This is an optimization exercise on Yosys and OpenROAD, whose aim is small area and a short achievable clock period, not a production implementation.
Only simulation tests tie the RTL to the original design; equivalence was not proved.
Not every run is shown, and edits may drop behaviour that the tests do not exercise.

--- flow/design.v: outline only ---
// module P_MUL: 7551 lines
// module pm_fa: 4 lines
// module pm_ha: 4 lines
// module pm_pgn: 4 lines
// module pm_pgp: 4 lines
// module pm_gn: 3 lines
// module pm_gp: 3 lines
// module pm_inv: 3 lines
module P_MUL(
    clk,
    rst_n,
    in_1,
    in_2,
    in_3,
    in_4,
    in_valid,
    out_valid,
    out
);
  // ...
==> flow/flow/run.sh <==
#!/bin/bash
# Own layout flow: the standard layout (standard.sh: the standard synthesis
# and ORFS steps, unchanged) with two settings passed through the environment:
#  - the port buffers inserted before global placement are buf_2 cells
#    (every input and output port still gets its own buffer);
set -euo pipefail
export BUFFER_PORTS_ARGS="-buffer_cell sky130_fd_sc_hd__buf_2"
export SETUP_SLACK_MARGIN=5.8
bash standard.sh finish > standard.log 2>&1
==> flow/standard.sh <==
#!/bin/bash
# synth_recipe.tcl (not shown) runs the flow's synth.tcl, then flattens the netlist and writes it again
# the make line also repeats each setting of config.mk as NAME=value (left out here)
make -C /OpenROAD-flow-scripts/flow DESIGN_CONFIG=/design/flow/config.mk WORK_HOME=/design/flow/orfs CLKGATE_MAP_FILE= SYNTH_SCRIPT=/design/flow/synth_recipe.tcl "${@:-finish}"
==> flow/config.mk <==
export PLATFORM = sky130hd
export DESIGN_NAME = P_MUL
export DESIGN_NICKNAME = P_MUL
export VERILOG_FILES = /design/flow/design.v
export SDC_FILE = /design/flow/constraint.sdc
export NUM_CORES = 4
export LEC_CHECK = 0
export CAP_MARGIN = 20
export CORE_MARGIN = 2
export CORE_UTILIZATION = 30
export PLACE_DENSITY = 0.5
export SLEW_MARGIN = 20
export SYNTH_HIERARCHICAL = 1
==> flow/constraint.sdc <==
create_clock -name core_clock -period 9.0 [get_ports {clk}]
set_input_delay 1.8000 -clock core_clock [delete_from_list [all_inputs] [get_ports {clk}]]
set_output_delay 1.8000 -clock core_clock [all_outputs]
set_load 0.01 [all_outputs]
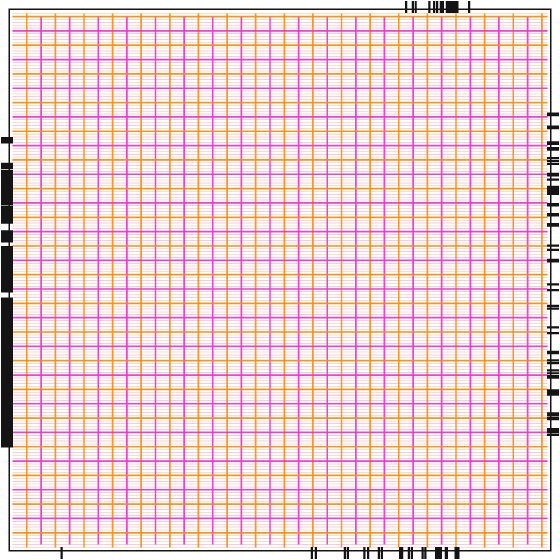
run_1/power_grid.png
Pins as bars on the die edge.
Orange is VSS. Magenta is VDD.
288 signal pins sit on the boundary. The core has 186 rows. 37 straps on met5. 187 met1 rails follow the rows. 37 straps on met4.
Die Ht: 512.1 µm
core area: 0.2567 mm²
Die Width: 512.1 µm

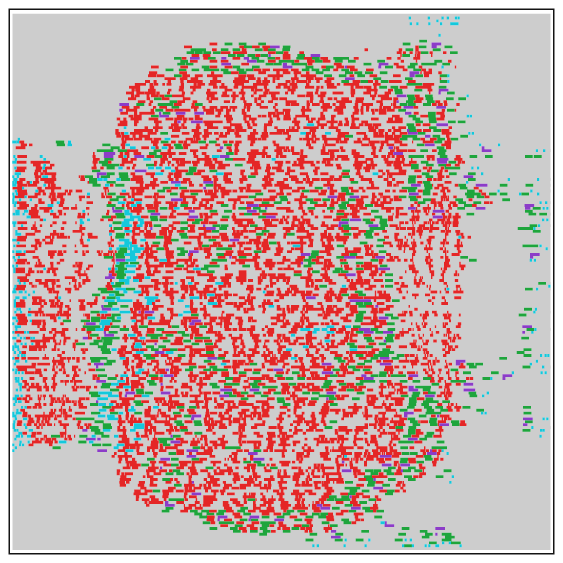
run_1/placement_by_type.png
Fill, decap, tap and diode cells in gray.
Purple is clock drivers and dummy loads, cells 206. Red is combinational and other logic, cells 5,137. Green is sequential cells, cells 861. Cyan is remaining buffers and delay cells, cells 478.

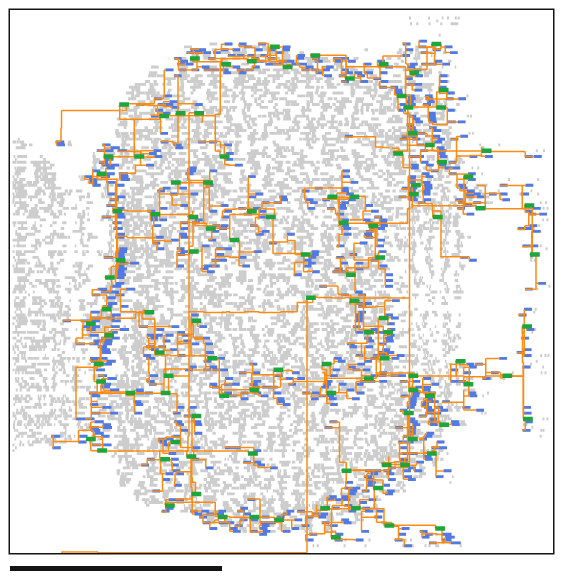
run_1/clk_routes.png
Bar = 200 µm.
Orange is clock wires, length 13,600 µm. Blue is flip-flops, count 861. Green is clock drivers, count 110.
There are 111 routed clock nets. Position of the flops: spread over the die.
Worst-Skew Late Latency: 0.81 ns
clock skew: 0.06539 ns

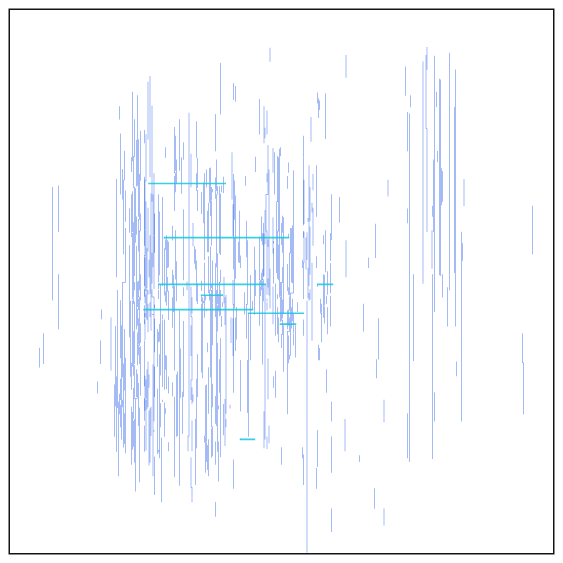
run_1/wires.png
Two of the layers only.
Blue is metal 4, wire length 20.6 mm. Cyan is metal 5, wire length 502 µm.
Routed WL: 353,500 µm
total global-route track usage: 0.2558
routed len/inst: 35.08 µm
DR vias: 57,320

==> results.sh, run 1 <==
export IMPL_htreeDepth=3
export IMPL_maxCapViolations=0
export IMPL_end_kind="flip-flop"
export IMPL_crit_path_start_kind="flip-flop"
export IMPL_final_cells=10080
export IMPL_vias_per_cell=5.687
export IMPL_r2r_slack_ns=5.76
export IMPL_io_pins=288
export IMPL_yosysTopAreaCell="fa_1"
export IMPL_clkTransAtPathRegs_ns=0.06
export IMPL_fin_nets=8139
export IMPL_portBuffers=287
export IMPL_antenna_found_initial=14
export IMPL_grt_remaining_overflow=0
export IMPL_grt_pass1_vias=61110
export IMPL_synth_mux_area_frac=0
export IMPL_status="finished clean"
export IMPL_whs_path_depth=0
export IMPL_seqCellArea_mm2=0.01763
export IMPL_synthXorXnorAreaFrac=0.1570
export IMPL_yosys_area_share_adder=0.3249
export IMPL_wl_met3_um=44420
export IMPL_grt_start_max_net_pins=55
export IMPL_ys_types=27
export IMPL_period_share=0.3599
export IMPL_worst_setup_path_type="reg2reg"
export IMPL_synth_area_per_cell_um2=11.69
export IMPL_synthTopCellsByArea="fa_1 28%, dfxtp_1 22%, xnor2_1 15%"
export IMPL_drt_iter0_drc=7282
export IMPL_required_ns=9.64
export IMPL_multi_input_area_mm2=0.05714
export IMPL_hold_path_class="reg2reg"
export IMPL_synthCells=6627
export IMPL_synth_compound_area_frac=0.2062
export IMPL_routed_wl_met2_um=146700
export IMPL_cts_setup_buffers=28
export IMPL_routabilityCongestion=0.9080
export IMPL_slew_headroom=0.3337
export IMPL_cts_resized=202
export IMPL_design_area_mm2=0.08798
export IMPL_largest_reg_flops=453
export IMPL_netlist_area_leader_share=0.2804
export IMPL_highest_layer="met5"
export IMPL_period_minus_slack_ns=3.239
export IMPL_wl_met1_um=141400
export IMPL_drive_gt1_frac=0.3045
[run 1: routing by layer]
metal	track usage	vias up
met4	0.1143	19
met1	0.3364	29520
li1	-	22420
met2	0.3771	4237
met3	0.08746	1127
met5	0.002740	-
[run 1: per-stage QoR]
| stage | util | setup slack, ns |
|---|---|---|
| finish | 0.3427 | 5.761 |
| global route | 0.3426 | 5.722 |
| CTS | 0.3375 | 5.772 |
| detailed placement | 0.3167 | 4.733 |
| global placement | 0.3166 | 4.708 |
| floorplan | - | 5.380 |
[run 1: synthesized netlist by cell type (all sizes together)]
| cell type | count |
|---|---|
| nor2 | 171 |
| nand2 | 313 |
| a21oi | 352 |
| dfxtp | 857 |
| nand3b | 1 |
| ha | 275 |
| and3 | 2 |
| nand2b | 6 |
| o22ai | 12 |
| clkbuf | 15 |
| nand3 | 10 |
| fa | 1085 |
| inv | 146 |
| xnor2 | 1335 |
| or3 | 2 |
| o21ai | 223 |
| and2 | 27 |
| dfrtp | 4 |
| buf | 614 |
| xor2 | 49 |
| a22oi | 1128 |
[run 1: layout by cell type (no fill, tap or decap), types with 40 or more instances in the layout]
cell type	n
inv_1	137
buf_2	284
nor2_1	108
o21ai_2	181
ha_1	220
dfxtp_4	90
a22oi_1	611
ha_4	53
a22oi_2	517
dfxtp_1	736
fa_1	1085
buf_12	49
buf_4	42
a21oi_2	317
xnor2_1	1320
clkbuf_16	112
nand2_1	280
nor2_2	40
[run 1: worst max-delay path: stages (launching register included)]
cell,delay (ns)
dfxtp_4,0.68
buf_8,0.47
a22oi_1,0.15
xnor2_1,0.21
fa_1,0.50
fa_1,0.55
fa_1,0.47
[run 1: cells by family after synthesis]
logic type | after synthesis
AOI/OAI and AO/OA | 1715
xor gates and xnor gates | 1384
adders and majority gates | 1360
DFF | 861
buffers and inverters | 775
and+or+nand+nor | 532
[run 1: layout make-up]
class	instances	share of cell area
Clock inverter	63	0.01087
Sequential cell	861	0.2004
Multi-Input combinational cell	4991	0.6494
Inverter	146	0.006229
Tap cell	3384	0.04812
Clock buffer	143	0.03417
Timing Repair Buffer	478	0.05039
Antenna cell	13	0.0003698
==> inputs of run 2 (changes only) <==
==> flow/flow/run.sh (replaced) <==
#!/bin/bash
set -euo pipefail
export BUFFER_PORTS_ARGS="-buffer_cell sky130_fd_sc_hd__buf_2"
export SETUP_SLACK_MARGIN=5.8
bash standard.sh synth > synth.log 2>&1
R=orfs/results/${FLOW_PLATFORM}/P_MUL/base
LIB=${FLOW_HOME}/platforms/${FLOW_PLATFORM}/lib/sky130_fd_sc_hd__tt_025C_1v80.lib \
ODB_IN=$R/1_synth.odb ODB_OUT=$R/1_synth.odb \
  openroad -no_init -exit flow/downsize.tcl > downsize.log 2>&1
touch $R/1_synth.sdc
bash standard.sh finish > standard.log 2>&1
==> flow/flow/downsize.tcl (new file) <==
# Downsize the combinational cells that synthesis (ABC) upsized to their
# smallest (_1) variant; timing repair later upsizes only where needed.
read_liberty $::env(LIB)
read_db $::env(ODB_IN)
set n 0
foreach inst [[ord::get_db_block] getInsts] {
  set m [[$inst getMaster] getName]
  if {[regexp {^(sky130_fd_sc_hd__(a22oi|a21oi|o21ai|o22ai|a21o|o21a|xnor2|xor2|nand2|nor2|nand3|nor3|inv|and2|or2|a211oi|o211ai|a31oi|o31ai|nand2b|nor2b|mux2i|a2bb2oi|o2bb2ai|xnor3|xor3|ha|fa))_([0-9]+)$} $m -> base kind size]} {
    if {$size > 1} {
      set new [[ord::get_db] findMaster ${base}_1]
      if {$new != "NULL"} { $inst swapMaster $new; incr n }
    }
  }
}
puts "downsized $n instances"
write_db $::env(ODB_OUT)
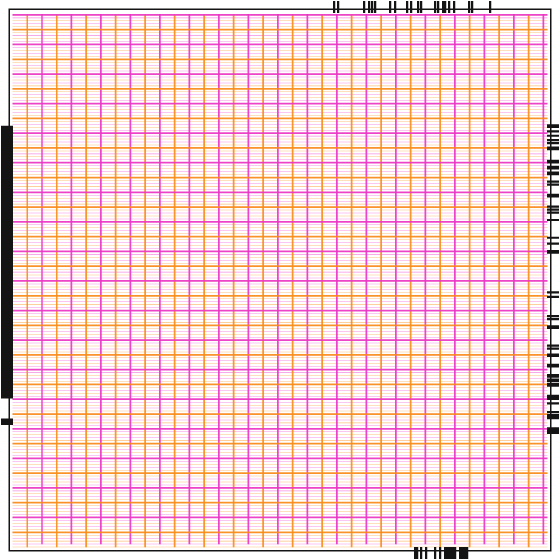
run_2/power_grid.png
Pins as bars on the die edge.
Die Width: 496.9 µm
Die Ht: 496.9 µm
core area: 0.2410 mm²

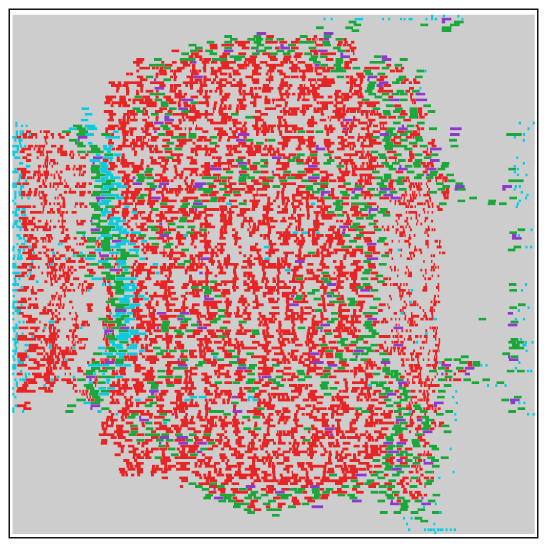
run_2/placement_by_type.png
Fill, decap, tap and diode cells in gray.
fin util: 0.3447
sequential cell area share: 0.2127
number of placement rows: 180
fin area: 0.08306 mm²

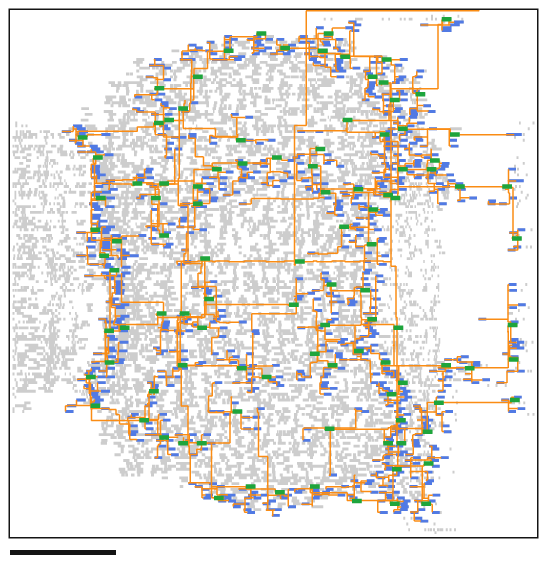
run_2/clk_routes.png
Bar = 100 µm.
Blue is flip-flops, count 861. Green is clock drivers, count 105. Orange is clock wires, length 13,500 µm.
There are 106 routed clock nets.
clock skew: 0.06458 ns
Worst-Skew Late Latency: 0.82 ns

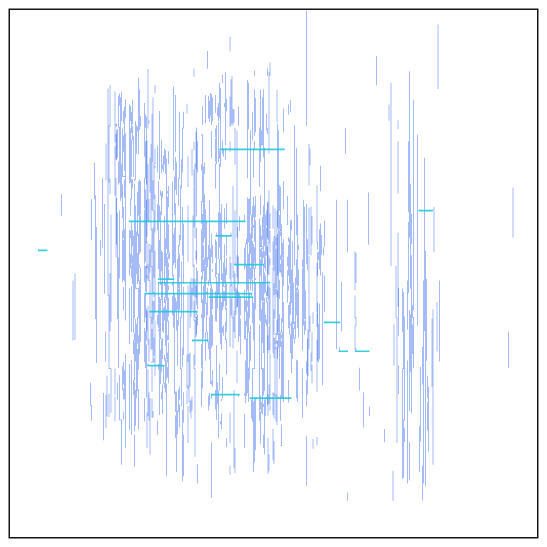
run_2/wires.png
Two of the layers only.
Blue is metal 4, wire length 29.7 mm. Cyan is metal 5, wire length 656 µm.
Routed WL: 375,600 µm
DR vias: 60,230
total global-route track usage: 0.2689
routed len/inst: 38.05 µm

==> run 2 against run 1 <==
Net effect:
- largest cell class unchanged
- fmax is 1.7% lower
- core utilization is 0.19 points higher
- still clean
- clock skew is 0.00081 ns lower
- critical path type unchanged
- sequential share of layout area is 1.2 points higher
- clock-buffer cell count is 12 lower
- non-clock buffer count is 13 lower
==> results.sh, run 2 <==
export IMPL_status="finished clean"
export IMPL_synth_area_per_cell_um2=11.00
export IMPL_period_share=0.3662
export IMPL_htreeDepth=3
export IMPL_synthCells=6627
export IMPL_seqCellArea_mm2=0.01767
export IMPL_final_common_cell="xnor2_1"
export IMPL_critPathSlowestCell="dfxtp_4"
export IMPL_grt_pass1_wl_um=473700
export IMPL_crit_path_start_kind="flip-flop"
export IMPL_slowest_delay_ns=0.91
export IMPL_final_cells=9873
export IMPL_syn_nets=8178
export IMPL_whs_path_depth=0
export IMPL_path_delay_family="adder cells"
export IMPL_place_area_mm2=0.07588
export IMPL_grt_pass1_vias=61430
export IMPL_multi_input_area_mm2=0.05258
export IMPL_fmax_mhz=303.4
export IMPL_cp_depth=6
export IMPL_fin_nets=8121
export IMPL_setup_tns_ns=0
export IMPL_period_minus_slack_ns=3.296
export IMPL_fin_ws_ns=5.704
export IMPL_required_ns=9.65
export IMPL_drt_iter0_drc=9682
export IMPL_clkTransAtPathRegs_ns=0.06
export IMPL_routabilityCongestion=0.9268
export IMPL_r2r_slack_ns=5.70
export IMPL_hpwl_um=197600
export IMPL_largest_reg_flops=453
export IMPL_worst_setup_path_type="reg2reg"
export IMPL_drive_gt1_frac=0.1610
export IMPL_final_cell_mix="1,323 x xnor2_1, 1,128 x a22oi_1, 1,085 x fa_1"
export IMPL_portBuffers=287
export IMPL_vias_per_cell=6.100
export IMPL_syn_to_final_growth_pct=13.99
export IMPL_grt_start_max_net_pins=57
export IMPL_slew_headroom=0.2455
export IMPL_end_kind="flip-flop"
export IMPL_grt_remaining_overflow=0
export IMPL_crit_chain="buf_12 > a22oi_1 > xnor2_1 > fa_1 > fa_1 > fa_1"
export IMPL_tightest_slew_ns=1.132
export IMPL_io_pins=288
export IMPL_pre_cts_slack_ns=4.753
export IMPL_tritoncts="built"
export IMPL_antenna_found_initial=28
export IMPL_path_common_cell="fa_1"
export IMPL_critPathBufInv=1
export IMPL_hold_path_class="reg2reg"
export IMPL_n_fill_cell=24010
export IMPL_cts_sinks=861
export IMPL_maxCapViolations=0
run 2: repair_timing:
| item | in CTS | in global routing |
|---|---|---|
| gates cloned | 0 | 0 |
| hold buffers | 0 | 0 |
| pin swaps | 13 | 39 |
| endpoints found under the setup margin | 401 | 169 |
| setup buffers | 37 | 79 |
| gates resized for setup | 101 | 183 |
run 2: routing by layer:
layer,wire length (µm),track usage,share of wire
met1,137100,0.3453,0.36
met4,29740,0.1464,0.079
met3,59820,0.1089,0.16
met5,655,0,0.0017
met2,148300,0.3825,0.39
run 2: layout make-up:
type | instances | area share
Antenna cell | 29 | 0.0008737
Clock buffer | 131 | 0.03439
Clock inverter | 65 | 0.009972
Inverter | 146 | 0.006598
Multi-Input combinational cell | 4991 | 0.6330
Sequential cell | 861 | 0.2127
Tap cell | 3185 | 0.04798
Timing Repair Buffer | 465 | 0.05454
==> inputs of run 3 (changes only) <==
--- a/flow/flow/run.sh
+++ b/flow/flow/run.sh
@@ -1,7 +1,7 @@
 #!/bin/bash
 set -euo pipefail
 export BUFFER_PORTS_ARGS="-buffer_cell sky130_fd_sc_hd__buf_2"
-export SETUP_SLACK_MARGIN=5.8
+export SETUP_SLACK_MARGIN=5.7
 bash standard.sh synth > synth.log 2>&1
 R=orfs/results/${FLOW_PLATFORM}/P_MUL/base
 LIB=${FLOW_HOME}/platforms/${FLOW_PLATFORM}/lib/sky130_fd_sc_hd__tt_025C_1v80.lib \
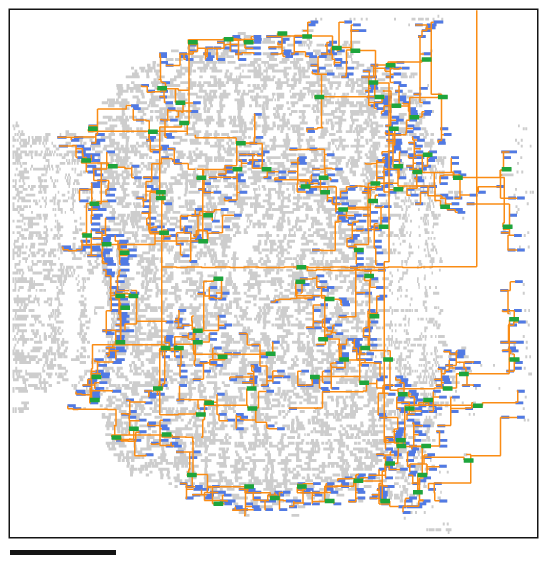
run_3/clk_routes.png
Bar = 100 µm.
Blue is flip-flops, count 861. Orange is clock wires, length 13,600 µm. Green is clock drivers, count 107.
There are 108 routed clock nets.
clock skew: 0.05538 ns

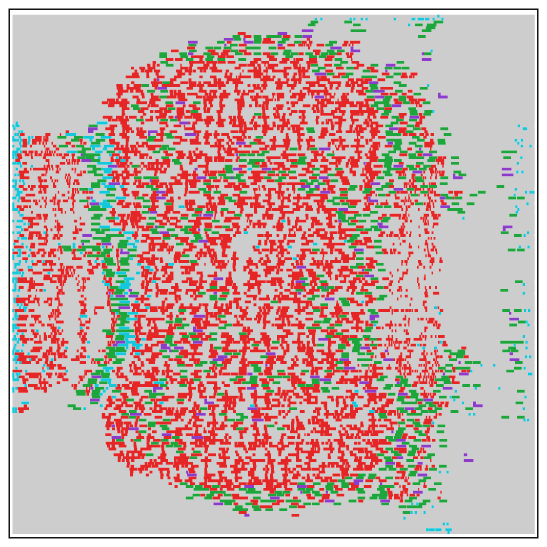
run_3/placement_by_type.png
Fill, decap, tap and diode cells in gray.
sequential cell area share: 0.2173
fin util: 0.3374

==> run 3 against run 2 <==
Net effect:
- critical path depth is 1 lower
- cell count shrank 0.60%
- largest cell class unchanged
- die area unchanged
- non-clock buffer count fell by 44
- setup slack worse by 0.098 ns
- still clean
- highest routed layer unchanged
==> results.sh, run 3 <==
export IMPL_final_cell_mix="1,324 x xnor2_1, 1,128 x a22oi_1, 1,085 x fa_1"
export IMPL_tritoncts="built"
export IMPL_dieWidth_um=496.9
export IMPL_routed_wl_met2_um=142100
export IMPL_grt_pass1_vias=60880
export IMPL_portBuffers=287
export IMPL_synth_area_per_cell_um2=11.00
export IMPL_vias=57900
export IMPL_cts_buffers=107
export IMPL_place_inst=9537
export IMPL_hold_path_class="reg2reg"
export IMPL_routabilityCongestion=0.9188
export IMPL_syn_to_final_growth_pct=11.57
export IMPL_final_hold_violation_count=0
export IMPL_required_ns=9.68
export IMPL_status="finished clean"
export IMPL_die_y_um=496.9
export IMPL_hold_buffers=0
export IMPL_slew_headroom=0.2036
export IMPL_r2r_slack_ns=5.61
export IMPL_initial_utilization=0.3024
export IMPL_drt_pre_antenna_iters=14
export IMPL_final_antenna_net_count=0
export IMPL_syn_nets=8178
export IMPL_setup_viol=0
export IMPL_rsz0062_at_grt="yes"
export IMPL_wl_met3_um=49810
export IMPL_hpwl_um=198000
export IMPL_largest_reg_flops=453
export IMPL_reg2reg_depth=5
export IMPL_core_mm2=0.2410
export IMPL_maxCapViolations=0
export IMPL_wl_met1_um=132600
export IMPL_crit_fanout=48
export IMPL_vias_per_cell=5.900
export IMPL_worst_setup_path_type="reg2reg"
export IMPL_crit_path_start_kind="flip-flop"
export IMPL_hold_slack_ns=0.3255
export IMPL_grt_usage=0.2579
export IMPL_drive_gt1_frac=0.1380
export IMPL_arrival_ns=4.08
export IMPL_rows=180
export IMPL_end_kind="flip-flop"
export IMPL_clockRootBuffer="clkbuf_16"
export IMPL_clk_latency_ns=0.82
export IMPL_cts_sinks=861
export IMPL_drv_slew=0
export IMPL_clkTransAtPathRegs_ns=0.06
export IMPL_htreeDepth=3
export IMPL_synthesis_area_mm2=0.07287
export IMPL_drcViolationCount=0
export IMPL_tightest_slew_ns=1.195
export IMPL_synthCells=6627
export IMPL_routed_wirelength_um=348400
export IMPL_final_common_cell="xnor2_1"
export IMPL_period_minus_slack_ns=3.394
export IMPL_highest_layer="met5"
export IMPL_clockBufferDepth=3
export IMPL_whs_path_depth=0
export IMPL_fmax_mhz=294.7
export IMPL_grt_remaining_overflow=0
export IMPL_yosysWarnings=7
export IMPL_setup_tns_ns=0
export IMPL_n_fill_cell=24250
export IMPL_grt_pass1_wl_um=458800
export IMPL_drt_iter0_drc=8597
export IMPL_wl_per_cell_um=35.50
export IMPL_period_share=0.3771
export IMPL_antenna_found_initial=20
export IMPL_fin_nets=8079
export IMPL_grt_start_max_net_pins=55
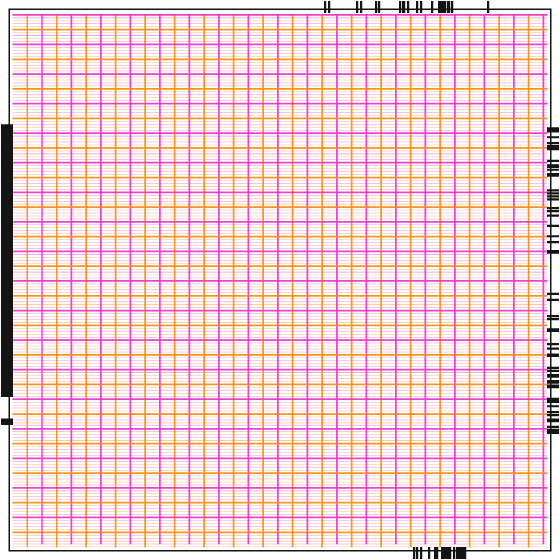
run_3/power_grid.png
Pins as bars on the die edge.

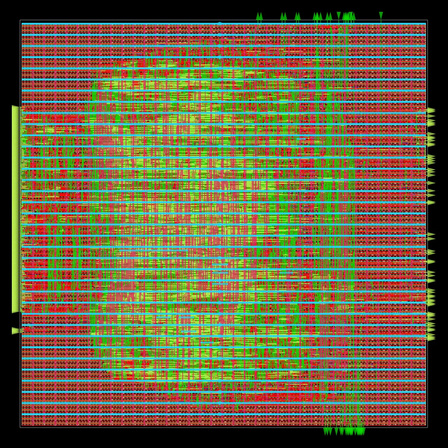
run_3/chip.png
Final Non-Filler Cells: 9,814
num ports: 288
Die Area: 0.2469 mm²

[run 3: cell types whose count changed in the layout (fill, tap and decap cells not counted), moves of 17 or more]
cell,delta
a21oi_1,+39
a21oi_2,-31
buf_12,-29
ha_1,+19
nand2_1,+19
buf_16,-18
nand2_2,-17
[run 3: metal layers]
metal | vias to the layer above | track usage
met2 | 5135 | 0.3796
met4 | 20 | 0.1225
met3 | 1446 | 0.08771
met1 | 29030 | 0.3378
li1 | 22270 | -
met5 | - | 0.0009647
[run 3: layout make-up]
class,count,area [µm²],area share
tap,3185,3985,0.04902
clock inverter,59,757.0,0.009311
antenna,18,45.04,0.0005540
multi-input combinational,4991,51990,0.6395
timing repair buffer,421,3402,0.04185
inverter,146,548.0,0.006741
clock buffer,133,2905,0.03574
sequential,861,17660,0.2173
[run 3: per-stage QoR]
stage | cell area [µm²] | setup WS [ns]
floorplan | 73670 | 5.428
global placement | 75710 | 4.666
detailed placement | 75740 | 4.690
CTS | 79770 | 5.441
global route | 81260 | 5.624
finish | 81300 | 5.606
[run 3: critical path: stages, from the launching register on]
cell	delay, ns
dfxtp_4	1.08
a22oi_1	0.25
xnor2_1	0.32
fa_1	0.48
fa_1	0.62
fa_1	0.43
[run 3: what timing repair did]
item	in CTS	in global routing
pin swaps	3	16
setup endpoints to repair	362	155
resized for setup	75	76
buffers inserted	6	61
==> run 4: too many edits to list; what changed since run 3 <==
flow/design.v: 7576 -> 7668 lines; modules unchanged: 7
  P_MUL: edited, 7551 -> 7643 lines
==> flow/flow/run.sh (replaced) <==
#!/bin/bash
# Own layout flow: the standard layout (standard.sh: the standard synthesis
# and ORFS steps, unchanged) with two settings passed through the environment:
#  - the port buffers inserted before global placement are buf_2 cells
#    (every input and output port still gets its own buffer);
set -euo pipefail
export BUFFER_PORTS_ARGS="-buffer_cell sky130_fd_sc_hd__buf_2"
export SETUP_SLACK_MARGIN=5.8
bash standard.sh finish > standard.log 2>&1
removed: flow/flow/downsize.tcl
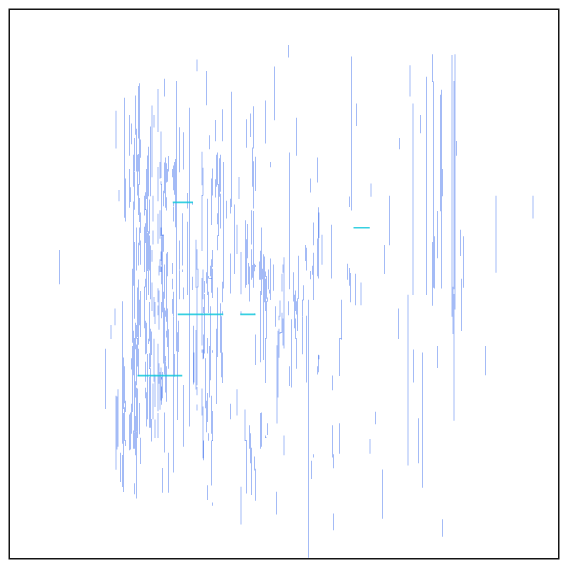
run_4/wires.png
Two of the layers only.
Cyan is metal 5, wire length 126 µm. Blue is metal 4, wire length 15,800 µm.
routed len/inst: 33.30 µm
DR vias: 56,560
Routed WL: 340,500 µm
total global-route track usage: 0.2475

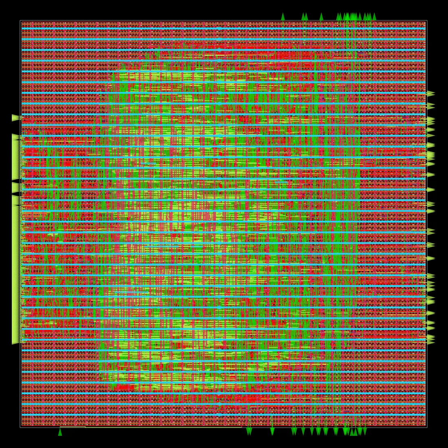
run_4/chip.png
fin area: 0.08923 mm²
Die Ht: 516.2 µm
number of placement rows: 188
Die Width: 516.2 µm
Final Non-Filler Cells: 10,230

==> run 4 against run 3 <==
Net effect:
- die area is 7.9% higher
- hold slack better by 0.0012 ns
- critical path depth is 1 higher
- final area is 9.8% higher
==> results.sh, run 4 <==
export IMPL_grt_pass1_vias=60610
export IMPL_hold_buffers=0
export IMPL_portBuffers=287
export IMPL_tritoncts="built"
export IMPL_hpwl_um=219400
export IMPL_fin_nets=8168
export IMPL_final_antenna_net_count=0
export IMPL_vias_per_cell=5.531
export IMPL_setup_viol=0
export IMPL_grt_busiest_layer="met2"
export IMPL_clk_latency_ns=0.79
export IMPL_reg2reg_depth=6
export IMPL_gr_usage_met3=0.07437
export IMPL_synth_edf_count=0
export IMPL_io_pins=288
export IMPL_final_hold_violation_count=0
export IMPL_grt_pass1_wl_um=468400
export IMPL_synthesis_area_mm2=0.07871
export IMPL_rsz0062_at_grt="yes"
export IMPL_grt_start_max_net_pins=50
export IMPL_synth_area_per_cell_um2=11.88
export IMPL_finalClockSkew_ns=0.05580
export IMPL_grt_remaining_overflow=0
export IMPL_grtUsageMet2=0.3689
export IMPL_clockRootBuffer="clkbuf_16"
export IMPL_synthCells=6625
export IMPL_cts_sinks=860
export IMPL_htreeDepth=3
export IMPL_status="finished clean"
export IMPL_drt_pre_antenna_iters=6
export IMPL_whs_path_depth=0
export IMPL_drv_slew=0
export IMPL_clkTransAtPathRegs_ns=0.06
export IMPL_hold_path_class="reg2reg"
export IMPL_syn_nets=8177
export IMPL_use_met1=0.3322
export IMPL_crit_path_start_kind="flip-flop"
export IMPL_final_cell_mix="1,325 x xnor2_1, 1,085 x fa_1, 760 x a22oi_2"
export IMPL_critPathSlowestCell="fa_1"
export IMPL_path_common_cell="fa_1"
export IMPL_period_share=0.3584
export IMPL_cts_buffers=106
export IMPL_ys_types=28
export IMPL_tightest_slew_ns=0.9950
export IMPL_drcViolationCount=0
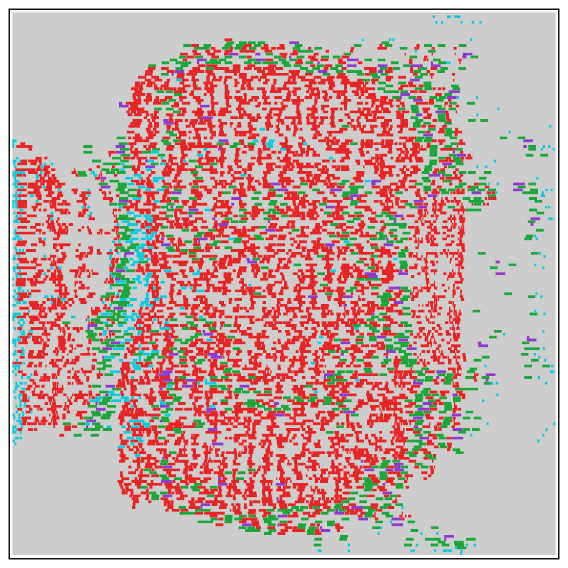
run_4/placement_by_type.png
Fill, decap, tap and diode cells in gray.
Purple is clock drivers and dummy loads, cells 200. Green is sequential cells, cells 860. Red is combinational and other logic, cells 5,136. Cyan is remaining buffers and delay cells, cells 512.
sequential cell area share: 0.1974
fin util: 0.3411
core area: 0.2616 mm²

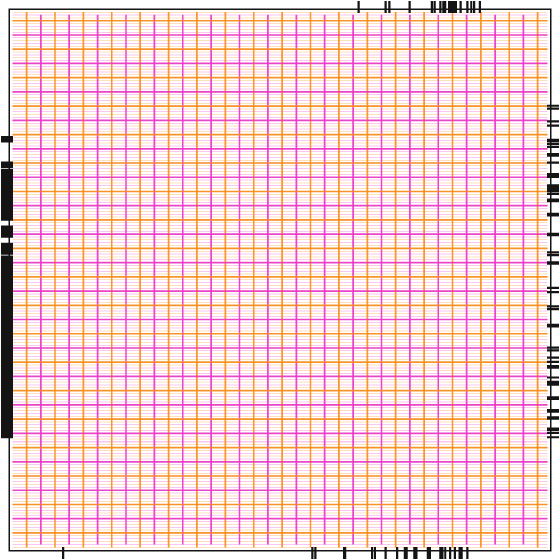
run_4/power_grid.png
Pins as bars on the die edge.
Orange is VSS. Magenta is VDD.
189 met1 rails follow the rows. 37 straps on met5. The core has 188 rows. 37 straps on met4.

-- run 4: timing repair --
action                     4_1_cts  5_1_grt
pin swaps                        6       61
resized for setup              263      141
setup buffers                   20       74
setup endpoints to repair      428      128
-- run 4: layer usage --
| layer | vias to the layer above | wire length (µm) |
|---|---|---|
| li1 | 22430 | - |
| met1 | 29280 | 141700 |
| met2 | 3898 | 144000 |
| met3 | 941 | 38850 |
| met4 | 10 | 15780 |
| met5 | - | 126 |
-- run 4: kinds of logic after synthesis --
group           after synthesis  share of synthesized area
compound gates             1716                     0.2184
simple gates                531                    0.02680
flops                       860                     0.2190
buf+inv                     774                    0.06100
fa+ha+maj                  1361                     0.3199
xor+xnor                   1383                     0.1550
-- run 4: critical path, delay by kind of cell, from the launching register on --
family,cells,cell delay (ns)
DFF,1,0.59
buffers and inverters,1,0.50
AOI/OAI and AO/OA,1,0.11
xor gates and xnor gates,1,0.18
adders and majority gates,3,1.63
-- run 4: area by class of cell --
class,instances,area [µm²]
Inverter,145,544.3
Timing Repair Buffer,512,4479
Multi-Input combinational cell,4991,58330
Clock inverter,79,1028
Clock buffer,121,2831
Antenna cell,3,7.507
Sequential cell,860,17610
Tap cell,3515,4398
Fill cell,26160,172300
-- run 4: metrics by stage --
stage          hold WS, ns  setup WS, ns  area, µm²    util  std cells
6_report            0.3266         5.775      89230  0.3411      10230
5_1_grt             0.3291         5.715      89230  0.3411      10220
4_1_cts             0.3265         5.784      87890  0.3360      10150
3_5_place_dp        0.3121         4.814      82780  0.3165       9929
3_3_place_gp        0.3117         4.813      82780  0.3165       9929
2_1_floorplan       0.3096         5.394      80020       -       6625
==> inputs of run 5 (changes only) <==
--- a/flow/config.mk
+++ b/flow/config.mk
@@ -8,6 +8,8 @@
 export CAP_MARGIN = 20
 export CORE_MARGIN = 2
 export CORE_UTILIZATION = 30
+export CTS_CLUSTER_DIAMETER = 100
+export CTS_CLUSTER_SIZE = 30
 export PLACE_DENSITY = 0.5
 export SLEW_MARGIN = 20
 export SYNTH_HIERARCHICAL = 1
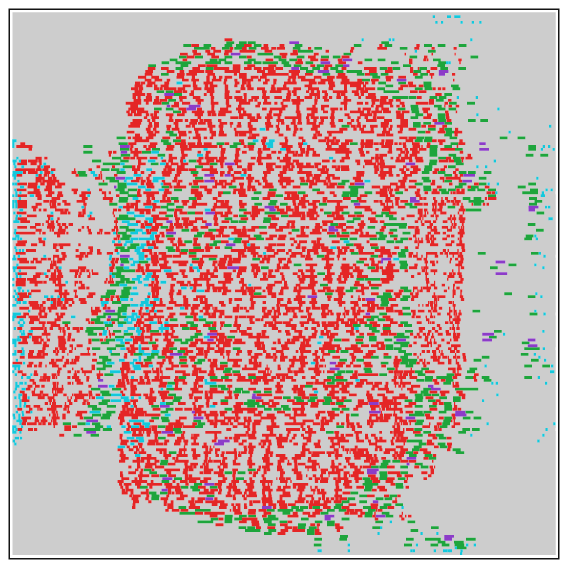
run_5/placement_by_type.png
Fill, decap, tap and diode cells in gray.
Cyan is remaining buffers and delay cells, cells 510. Red is combinational and other logic, cells 5,136. Purple is clock drivers and dummy loads, cells 100. Green is sequential cells, cells 860.
fin area: 0.08749 mm²
fin util: 0.3345
sequential cell area share: 0.2013

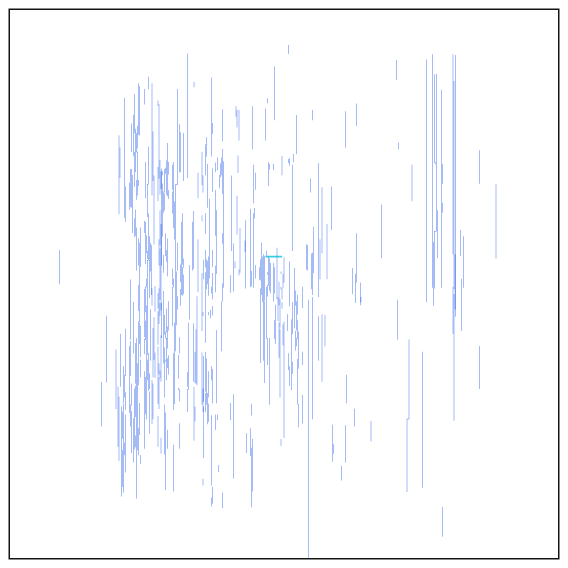
run_5/wires.png
Two of the layers only.
total global-route track usage: 0.2466
Routed WL: 339,400 µm
routed len/inst: 33.52 µm
DR vias: 56,270

==> run 5 against run 4 <==
Net effect:
- hold slack improved by 0.011 ns
- area after synthesis unchanged
- synthesized cell count stayed put
- sequential cell count unchanged
- clock skew fell by 0.0081 ns
- core utilization shrank 0.67 points
- fmax is 1.1% lower
- critical path type is now in2reg
- highest routed layer unchanged
==> results.sh, run 5 <==
export IMPL_die_y_um=516.2
export IMPL_status="finished clean"
export IMPL_setup_tns_ns=0
export IMPL_clkTransAtPathRegs_ns=0.10
export IMPL_fin_nets=8114
export IMPL_critPathSlowestCell="xnor2_1"
export IMPL_required_ns=9.69
export IMPL_clockBufferDepth=3
export IMPL_netlist_area_leader_share=0.2760
export IMPL_clockRootBuffer="clkbuf_16"
export IMPL_final_common_cell="xnor2_1"
export IMPL_synth_edf_count=0
export IMPL_final_hold_violation_count=0
export IMPL_period_minus_slack_ns=3.262
export IMPL_drt_pre_antenna_iters=6
export IMPL_path_delay_family="compound AO/OA/AOI/OAI gates"
export IMPL_hpwl_um=219400
export IMPL_drv_slew=0
export IMPL_grt_remaining_overflow=0
export IMPL_drt_iter0_drc=6297
export IMPL_cts_buffers=54
export IMPL_tritoncts="built"
export IMPL_cts_sinks=860
export IMPL_yosysTopAreaCell="fa_1"
export IMPL_maxCapViolations=0
export IMPL_io_pins=288
export IMPL_htreeDepth=2
export IMPL_yosys_most_used_dff="dfxtp_1"
export IMPL_dieWidth_um=516.2
export IMPL_arrival_ns=3.95
export IMPL_slowest_delay_ns=0.44
export IMPL_slew_headroom=0.3102
export IMPL_reg2reg_depth=6
export IMPL_antenna_found_initial=8
export IMPL_worst_setup_path_type="in2reg"
export IMPL_synthesis_area_mm2=0.07871
export IMPL_async_flop_share=0.004651
export IMPL_core_mm2=0.2616
export IMPL_hold_path_class="reg2reg"
export IMPL_period_share=0.3625
export IMPL_critPathBufInv=2
export IMPL_end_kind="flip-flop"
export IMPL_grt_start_max_net_pins=50
export IMPL_final_cell_mix="1,325 x xnor2_1, 1,085 x fa_1, 760 x a22oi_2"
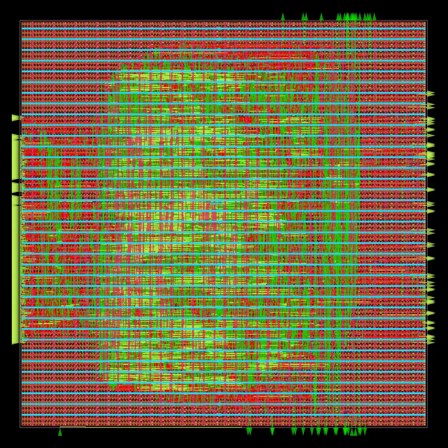
run_5/chip.png
Final Non-Filler Cells: 10,120
Die Area: 0.2665 mm²

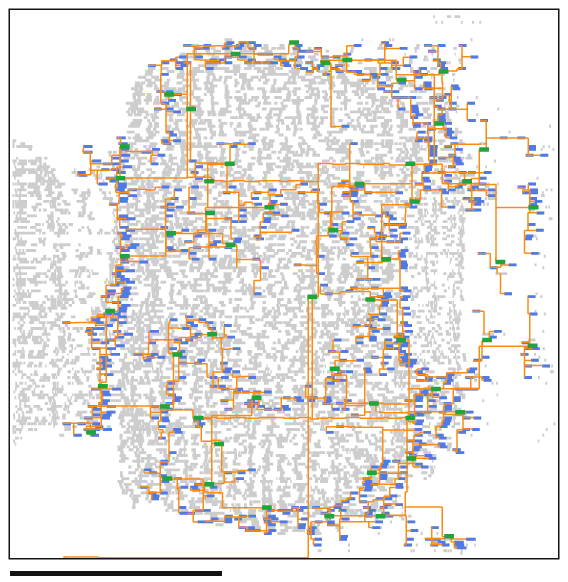
run_5/clk_routes.png
Bar = 200 µm.
Worst-Skew Late Latency: 0.77 ns
clock skew: 0.04771 ns

run 5: worst register-to-register path: stages, from the launching register on:
cell	delay (ns)
dfxtp_4	0.63
buf_8	0.44
a22oi_2	0.25
xnor2_1	0.18
fa_1	0.49
fa_1	0.65
fa_1	0.47
run 5: kinds of logic (layout without fill, tap and decap cells):
kind of cell,Yosys count,in the layout,share of synthesized area
other cells,0,2,0
xor+xnor,1383,1383,0.1550
flops,860,860,0.2190
fa+ha+maj,1361,1361,0.3199
compound gates,1716,1716,0.2184
buf+inv,774,755,0.06100
simple gates,531,531,0.02680
run 5: area by class of cell:
cell class,count,area [µm²]
antenna,2,5.005
clock buffer,59,1421
clock inverter,41,777.0
fill,26280,174100
inverter,145,544.3
multi-input combinational,4991,58240
sequential,860,17610
tap,3515,4398
timing repair buffer,510,4488
run 5: stage by stage:
stage / setup slack (ns) / instance area (µm²) / hold slack [ns]
floorplan: 5.394 / 80020 / 0.3096
global placement: 4.813 / 82780 / 0.3117
detailed placement: 4.814 / 82780 / 0.3121
CTS: 5.696 / 86300 / 0.3377
global route: 5.711 / 87480 / 0.3419
finish: 5.738 / 87490 / 0.3378
run 5: metal layers:
| layer | global-route usage | share of wire | vias up | routed length (µm) |
|---|---|---|---|---|
| li1 | - | - | 22250 | - |
| met1 | 0.3343 | 0.42 | 29160 | 141900 |
| met2 | 0.3680 | 0.42 | 3928 | 143300 |
| met3 | 0.07132 | 0.11 | 923 | 38270 |
| met4 | 0.09561 | 0.047 | 2 | 15840 |
| met5 | 0 | 0.000038 | - | 13 |
run 5: what timing repair did:
item	4_1_cts	5_1_grt
setup buffers	26	66
hold buffers	0	0
resized for setup	256	148
pin swaps	10	35
setup endpoints to repair	430	155
cloned	0	0
hold endpoints to repair	0	0
==> inputs of run 6 (changes only) <==
==> flow/flow/run.sh (replaced) <==
#!/bin/bash
set -euo pipefail
export BUFFER_PORTS_ARGS="-buffer_cell sky130_fd_sc_hd__buf_2"
export SETUP_SLACK_MARGIN=5.8
bash standard.sh synth > synth.log 2>&1
R=orfs/results/${FLOW_PLATFORM}/P_MUL/base
LIB=${FLOW_HOME}/platforms/${FLOW_PLATFORM}/lib/sky130_fd_sc_hd__tt_025C_1v80.lib \
ODB_IN=$R/1_synth.odb ODB_OUT=$R/1_synth.odb \
  openroad -no_init -exit flow/downsize.tcl > downsize.log 2>&1
touch $R/1_synth.sdc
bash standard.sh finish > standard.log 2>&1
==> flow/flow/downsize.tcl (new file) <==
# Downsize the combinational cells that synthesis (ABC) upsized to their
# smallest (_1) variant; timing repair later upsizes only where needed.
read_liberty $::env(LIB)
read_db $::env(ODB_IN)
set n 0
foreach inst [[ord::get_db_block] getInsts] {
  set m [[$inst getMaster] getName]
  if {[regexp {^(sky130_fd_sc_hd__(a22oi|a21oi|o21ai|o22ai|a21o|o21a|xnor2|xor2|nand2|nor2|nand3|nor3|inv|and2|or2|a211oi|o211ai|a31oi|o31ai|nand2b|nor2b|mux2i|a2bb2oi|o2bb2ai|xnor3|xor3|ha|fa))_([0-9]+)$} $m -> base kind size]} {
    if {$size > 1} {
      set new [[ord::get_db] findMaster ${base}_1]
      if {$new != "NULL"} { $inst swapMaster $new; incr n }
    }
  }
}
puts "downsized $n instances"
write_db $::env(ODB_OUT)
--- a/flow/config.mk
+++ b/flow/config.mk
@@ -8,8 +8,6 @@
 export CAP_MARGIN = 20
 export CORE_MARGIN = 2
 export CORE_UTILIZATION = 30
-export CTS_CLUSTER_DIAMETER = 100
-export CTS_CLUSTER_SIZE = 30
 export PLACE_DENSITY = 0.5
 export SLEW_MARGIN = 20
 export SYNTH_HIERARCHICAL = 1
==> run 6 against run 5 <==
Net effect:
- fmax decreased by 1.2%
- core utilization increased by 1.0 points
- critical endpoint is now r1[192]
- still clean on timing, DRC and antenna
- clock skew increased by 0.017 ns
==> results.sh, run 6 <==
export IMPL_place_inst=9540
export IMPL_yosysWarnings=7
export IMPL_worst_setup_path_type="reg2reg"
export IMPL_grt_remaining_overflow=0
export IMPL_io_pins=288
export IMPL_clkTransAtPathRegs_ns=0.07
export IMPL_routed_wl_met2_um=146200
export IMPL_end_kind="flip-flop"
export IMPL_vias=60510
export IMPL_final_cell_mix="1,326 x xnor2_1, 1,128 x a22oi_1, 1,085 x fa_1"
export IMPL_clockBufferDepth=3
export IMPL_hold_path_class="reg2reg"
export IMPL_r2r_slack_ns=5.70
export IMPL_synthesis_area_mm2=0.07286
export IMPL_period_share=0.3670
export IMPL_fin_nets=8134
export IMPL_required_ns=9.66
export IMPL_drcViolationCount=0
export IMPL_period_minus_slack_ns=3.303
export IMPL_setup_viol=0
export IMPL_cts_sinks=860
export IMPL_synthCells=6625
export IMPL_drt_pre_antenna_iters=12
export IMPL_tightest_slew_ns=1.127
export IMPL_largest_reg_flops=453
export IMPL_grt_usage=0.2645
export IMPL_grt_start_max_net_pins=55
export IMPL_portBuffers=287
export IMPL_syn_to_final_growth_pct=14.01
export IMPL_hold_slack_ns=0.3279
export IMPL_syn_nets=8177
export IMPL_drive_gt1_frac=0.1606
export IMPL_reg2reg_depth=6
export IMPL_drv_slew=0
export IMPL_rsz0062_at_grt="yes"
export IMPL_initial_utilization=0.3023
export IMPL_grt_pass1_vias=60660
export IMPL_synth_area_per_cell_um2=11.00
export IMPL_wl_met1_um=138400
export IMPL_routed_wirelength_um=373200
export IMPL_vias_per_cell=6.122
export IMPL_grt_pass1_wl_um=467500
export IMPL_htreeDepth=3
export IMPL_crit_fanout=25
export IMPL_routabilityCongestion=0.8997
export IMPL_clockRootBuffer="clkbuf_16"
export IMPL_antenna_found_initial=28
export IMPL_slew_headroom=0.2487
export IMPL_fmax_mhz=302.7
export IMPL_status="finished clean"
export IMPL_final_hold_violation_count=0
export IMPL_cts_buffers=104
export IMPL_highest_layer="met5"
export IMPL_final_antenna_net_count=0
export IMPL_wl_per_cell_um=37.76
export IMPL_arrival_ns=3.97
export IMPL_tritoncts="built"
export IMPL_final_common_cell="xnor2_1"
export IMPL_setup_tns_ns=0
export IMPL_crit_path_start_kind="flip-flop"
export IMPL_wl_met3_um=58030
export IMPL_hpwl_um=196000
export IMPL_whs_path_depth=0
export IMPL_maxCapViolations=0
export IMPL_drt_iter0_drc=9589
[run 6: what timing repair did]
item | CTS | global route
endpoints found under the setup margin | 372 | 197
resized for setup | 82 | 145
hold buffers | 0 | 0
gates cloned | 0 | 0
pin swaps | 9 | 45
buffers inserted | 34 | 87
[run 6: area by class of cell]
cell class / count / area [µm²]
antenna: 29 / 72.57
tap: 3185 / 3985
sequential: 860 / 17640
timing repair buffer: 480 / 4609
clock buffer: 127 / 2819
inverter: 145 / 544.3
clock inverter: 67 / 832.0
fill: 23910 / 157900
multi-input combinational: 4991 / 52560
[run 6: through the flow]
step	instance area (µm²)	utilization	worst slack [ns]
floorplan	74060	-	5.435
global placement	76150	0.3160	4.769
detailed placement	76150	0.3160	4.773
CTS	80750	0.3351	5.764
global route	83000	0.3444	5.682
finish	83060	0.3447	5.697
[run 6: metal layers]
layer / vias up / global-route usage
met1: 30280 / 0.3423
met5: - / 0.002508
met3: 1804 / 0.1036
met2: 5984 / 0.3819
li1: 22400 / -
met4: 38 / 0.1298
[run 6: worst max-delay path, stage by stage, from the launching register on]
cell and delay [ns]:
dfxtp_4 0.85, buf_16 0.36, a22oi_1 0.15, xnor2_1 0.25, fa_1 0.47, fa_1 0.61
fa_1 0.45
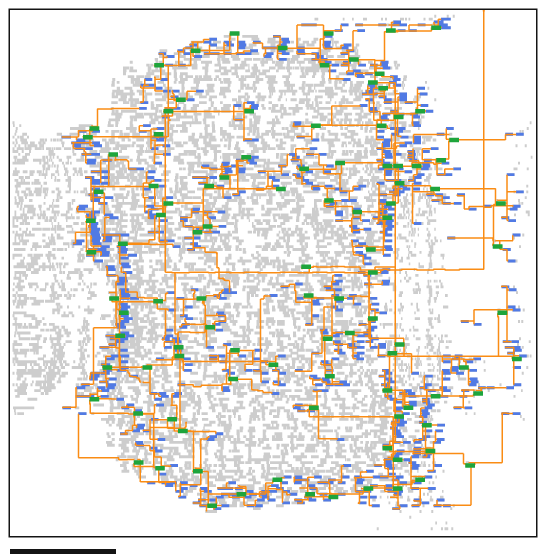
run_6/clk_routes.png
Bar = 100 µm.
Green is clock drivers, count 104. Blue is flip-flops, count 860. Orange is clock wires, length 13,600 µm.
There are 105 routed clock nets.
Worst-Skew Late Latency: 0.81 ns
clock skew: 0.06445 ns

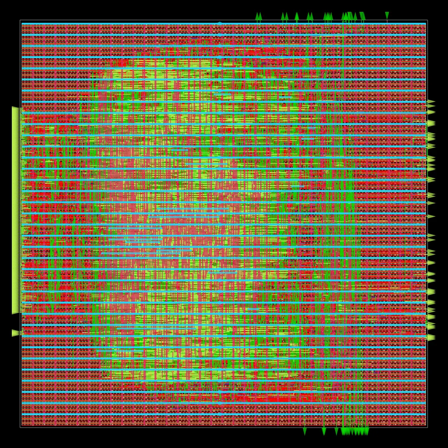
run_6/chip.png
Die Width: 496.8 µm
Die Area: 0.2468 mm²
Final Non-Filler Cells: 9,884
Die Ht: 496.8 µm

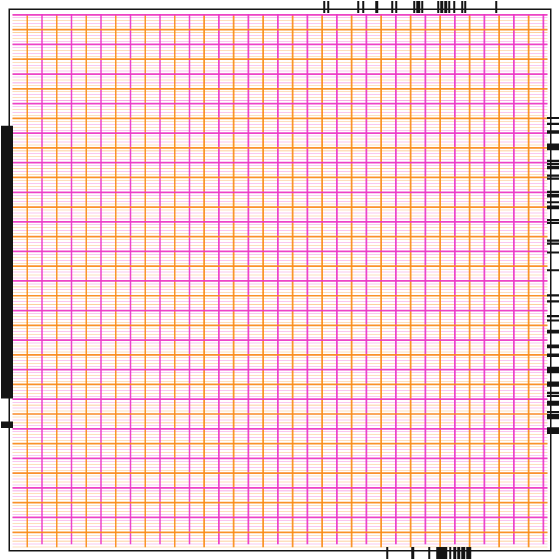
run_6/power_grid.png
Pins as bars on the die edge.
Magenta is VDD. Orange is VSS.
288 signal pins sit on the boundary. The core has 180 rows. 36 straps on met4. 36 straps on met5. 181 met1 rails follow the rows.
core area: 0.2410 mm²

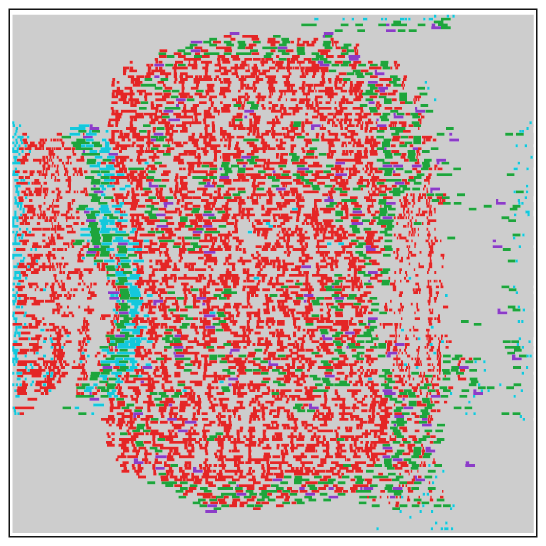
run_6/placement_by_type.png
Fill, decap, tap and diode cells in gray.
sequential cell area share: 0.2124
number of placement rows: 180
fin util: 0.3447
fin area: 0.08306 mm²

## port drivers added, routing unchanged
In the flow no input, the clock included, has a driving cell. The finished layouts below were timed again as built, in two steps.
Step 1 sets driving cells, clkbuf_16 on the clock port and buf_2 on the other inputs (assumed; they add their load-dependent delay and slew).
Step 2 times the ports against the registers' clock, not the clock port: input delays grow and output delays shrink by t, the midpoint of the rising clock arrivals with the driver on.
Three values: ideal, step 1, step 2; two values: the first two.
| run | t, ns | setup slack, ns | hold WS [ns] | latest minus earliest clock arrival (ns) | slew at the worst register clock pin (ns) |
|---|---|---|---|---|---|
| run 1 | 0.867 | 5.761 / 5.761 / 5.012 | 0.320 / 0.320 / 0.320 | 0.068 / 0.068 | 0.07 / 0.07 |
| run 2 | 0.873 | 5.704 / 5.704 / 5.022 | 0.326 / 0.326 / 0.326 | 0.066 / 0.066 | 0.08 / 0.08 |
| run 3 | 0.859 | 5.606 / 5.606 / 4.944 | 0.325 / 0.325 / 0.325 | 0.056 / 0.055 | 0.07 / 0.07 |
| run 4 | 0.851 | 5.775 / 5.775 / 5.035 | 0.327 / 0.327 / 0.327 | 0.060 / 0.060 | 0.07 / 0.07 |
| run 5 | 0.835 | 5.738 / 5.769 / 4.972 | 0.338 / 0.338 / 0.338 | 0.048 / 0.048 | 0.12 / 0.12 |
| run 6 | 0.859 | 5.697 / 5.697 / 5.020 | 0.328 / 0.328 / 0.328 | 0.066 / 0.066 | 0.08 / 0.08 |
After both steps setup and hold are still met in every run listed. The setup slack of run 5, which loses most, moves by +0.031 ns with the drivers and by -0.766 ns with both steps.
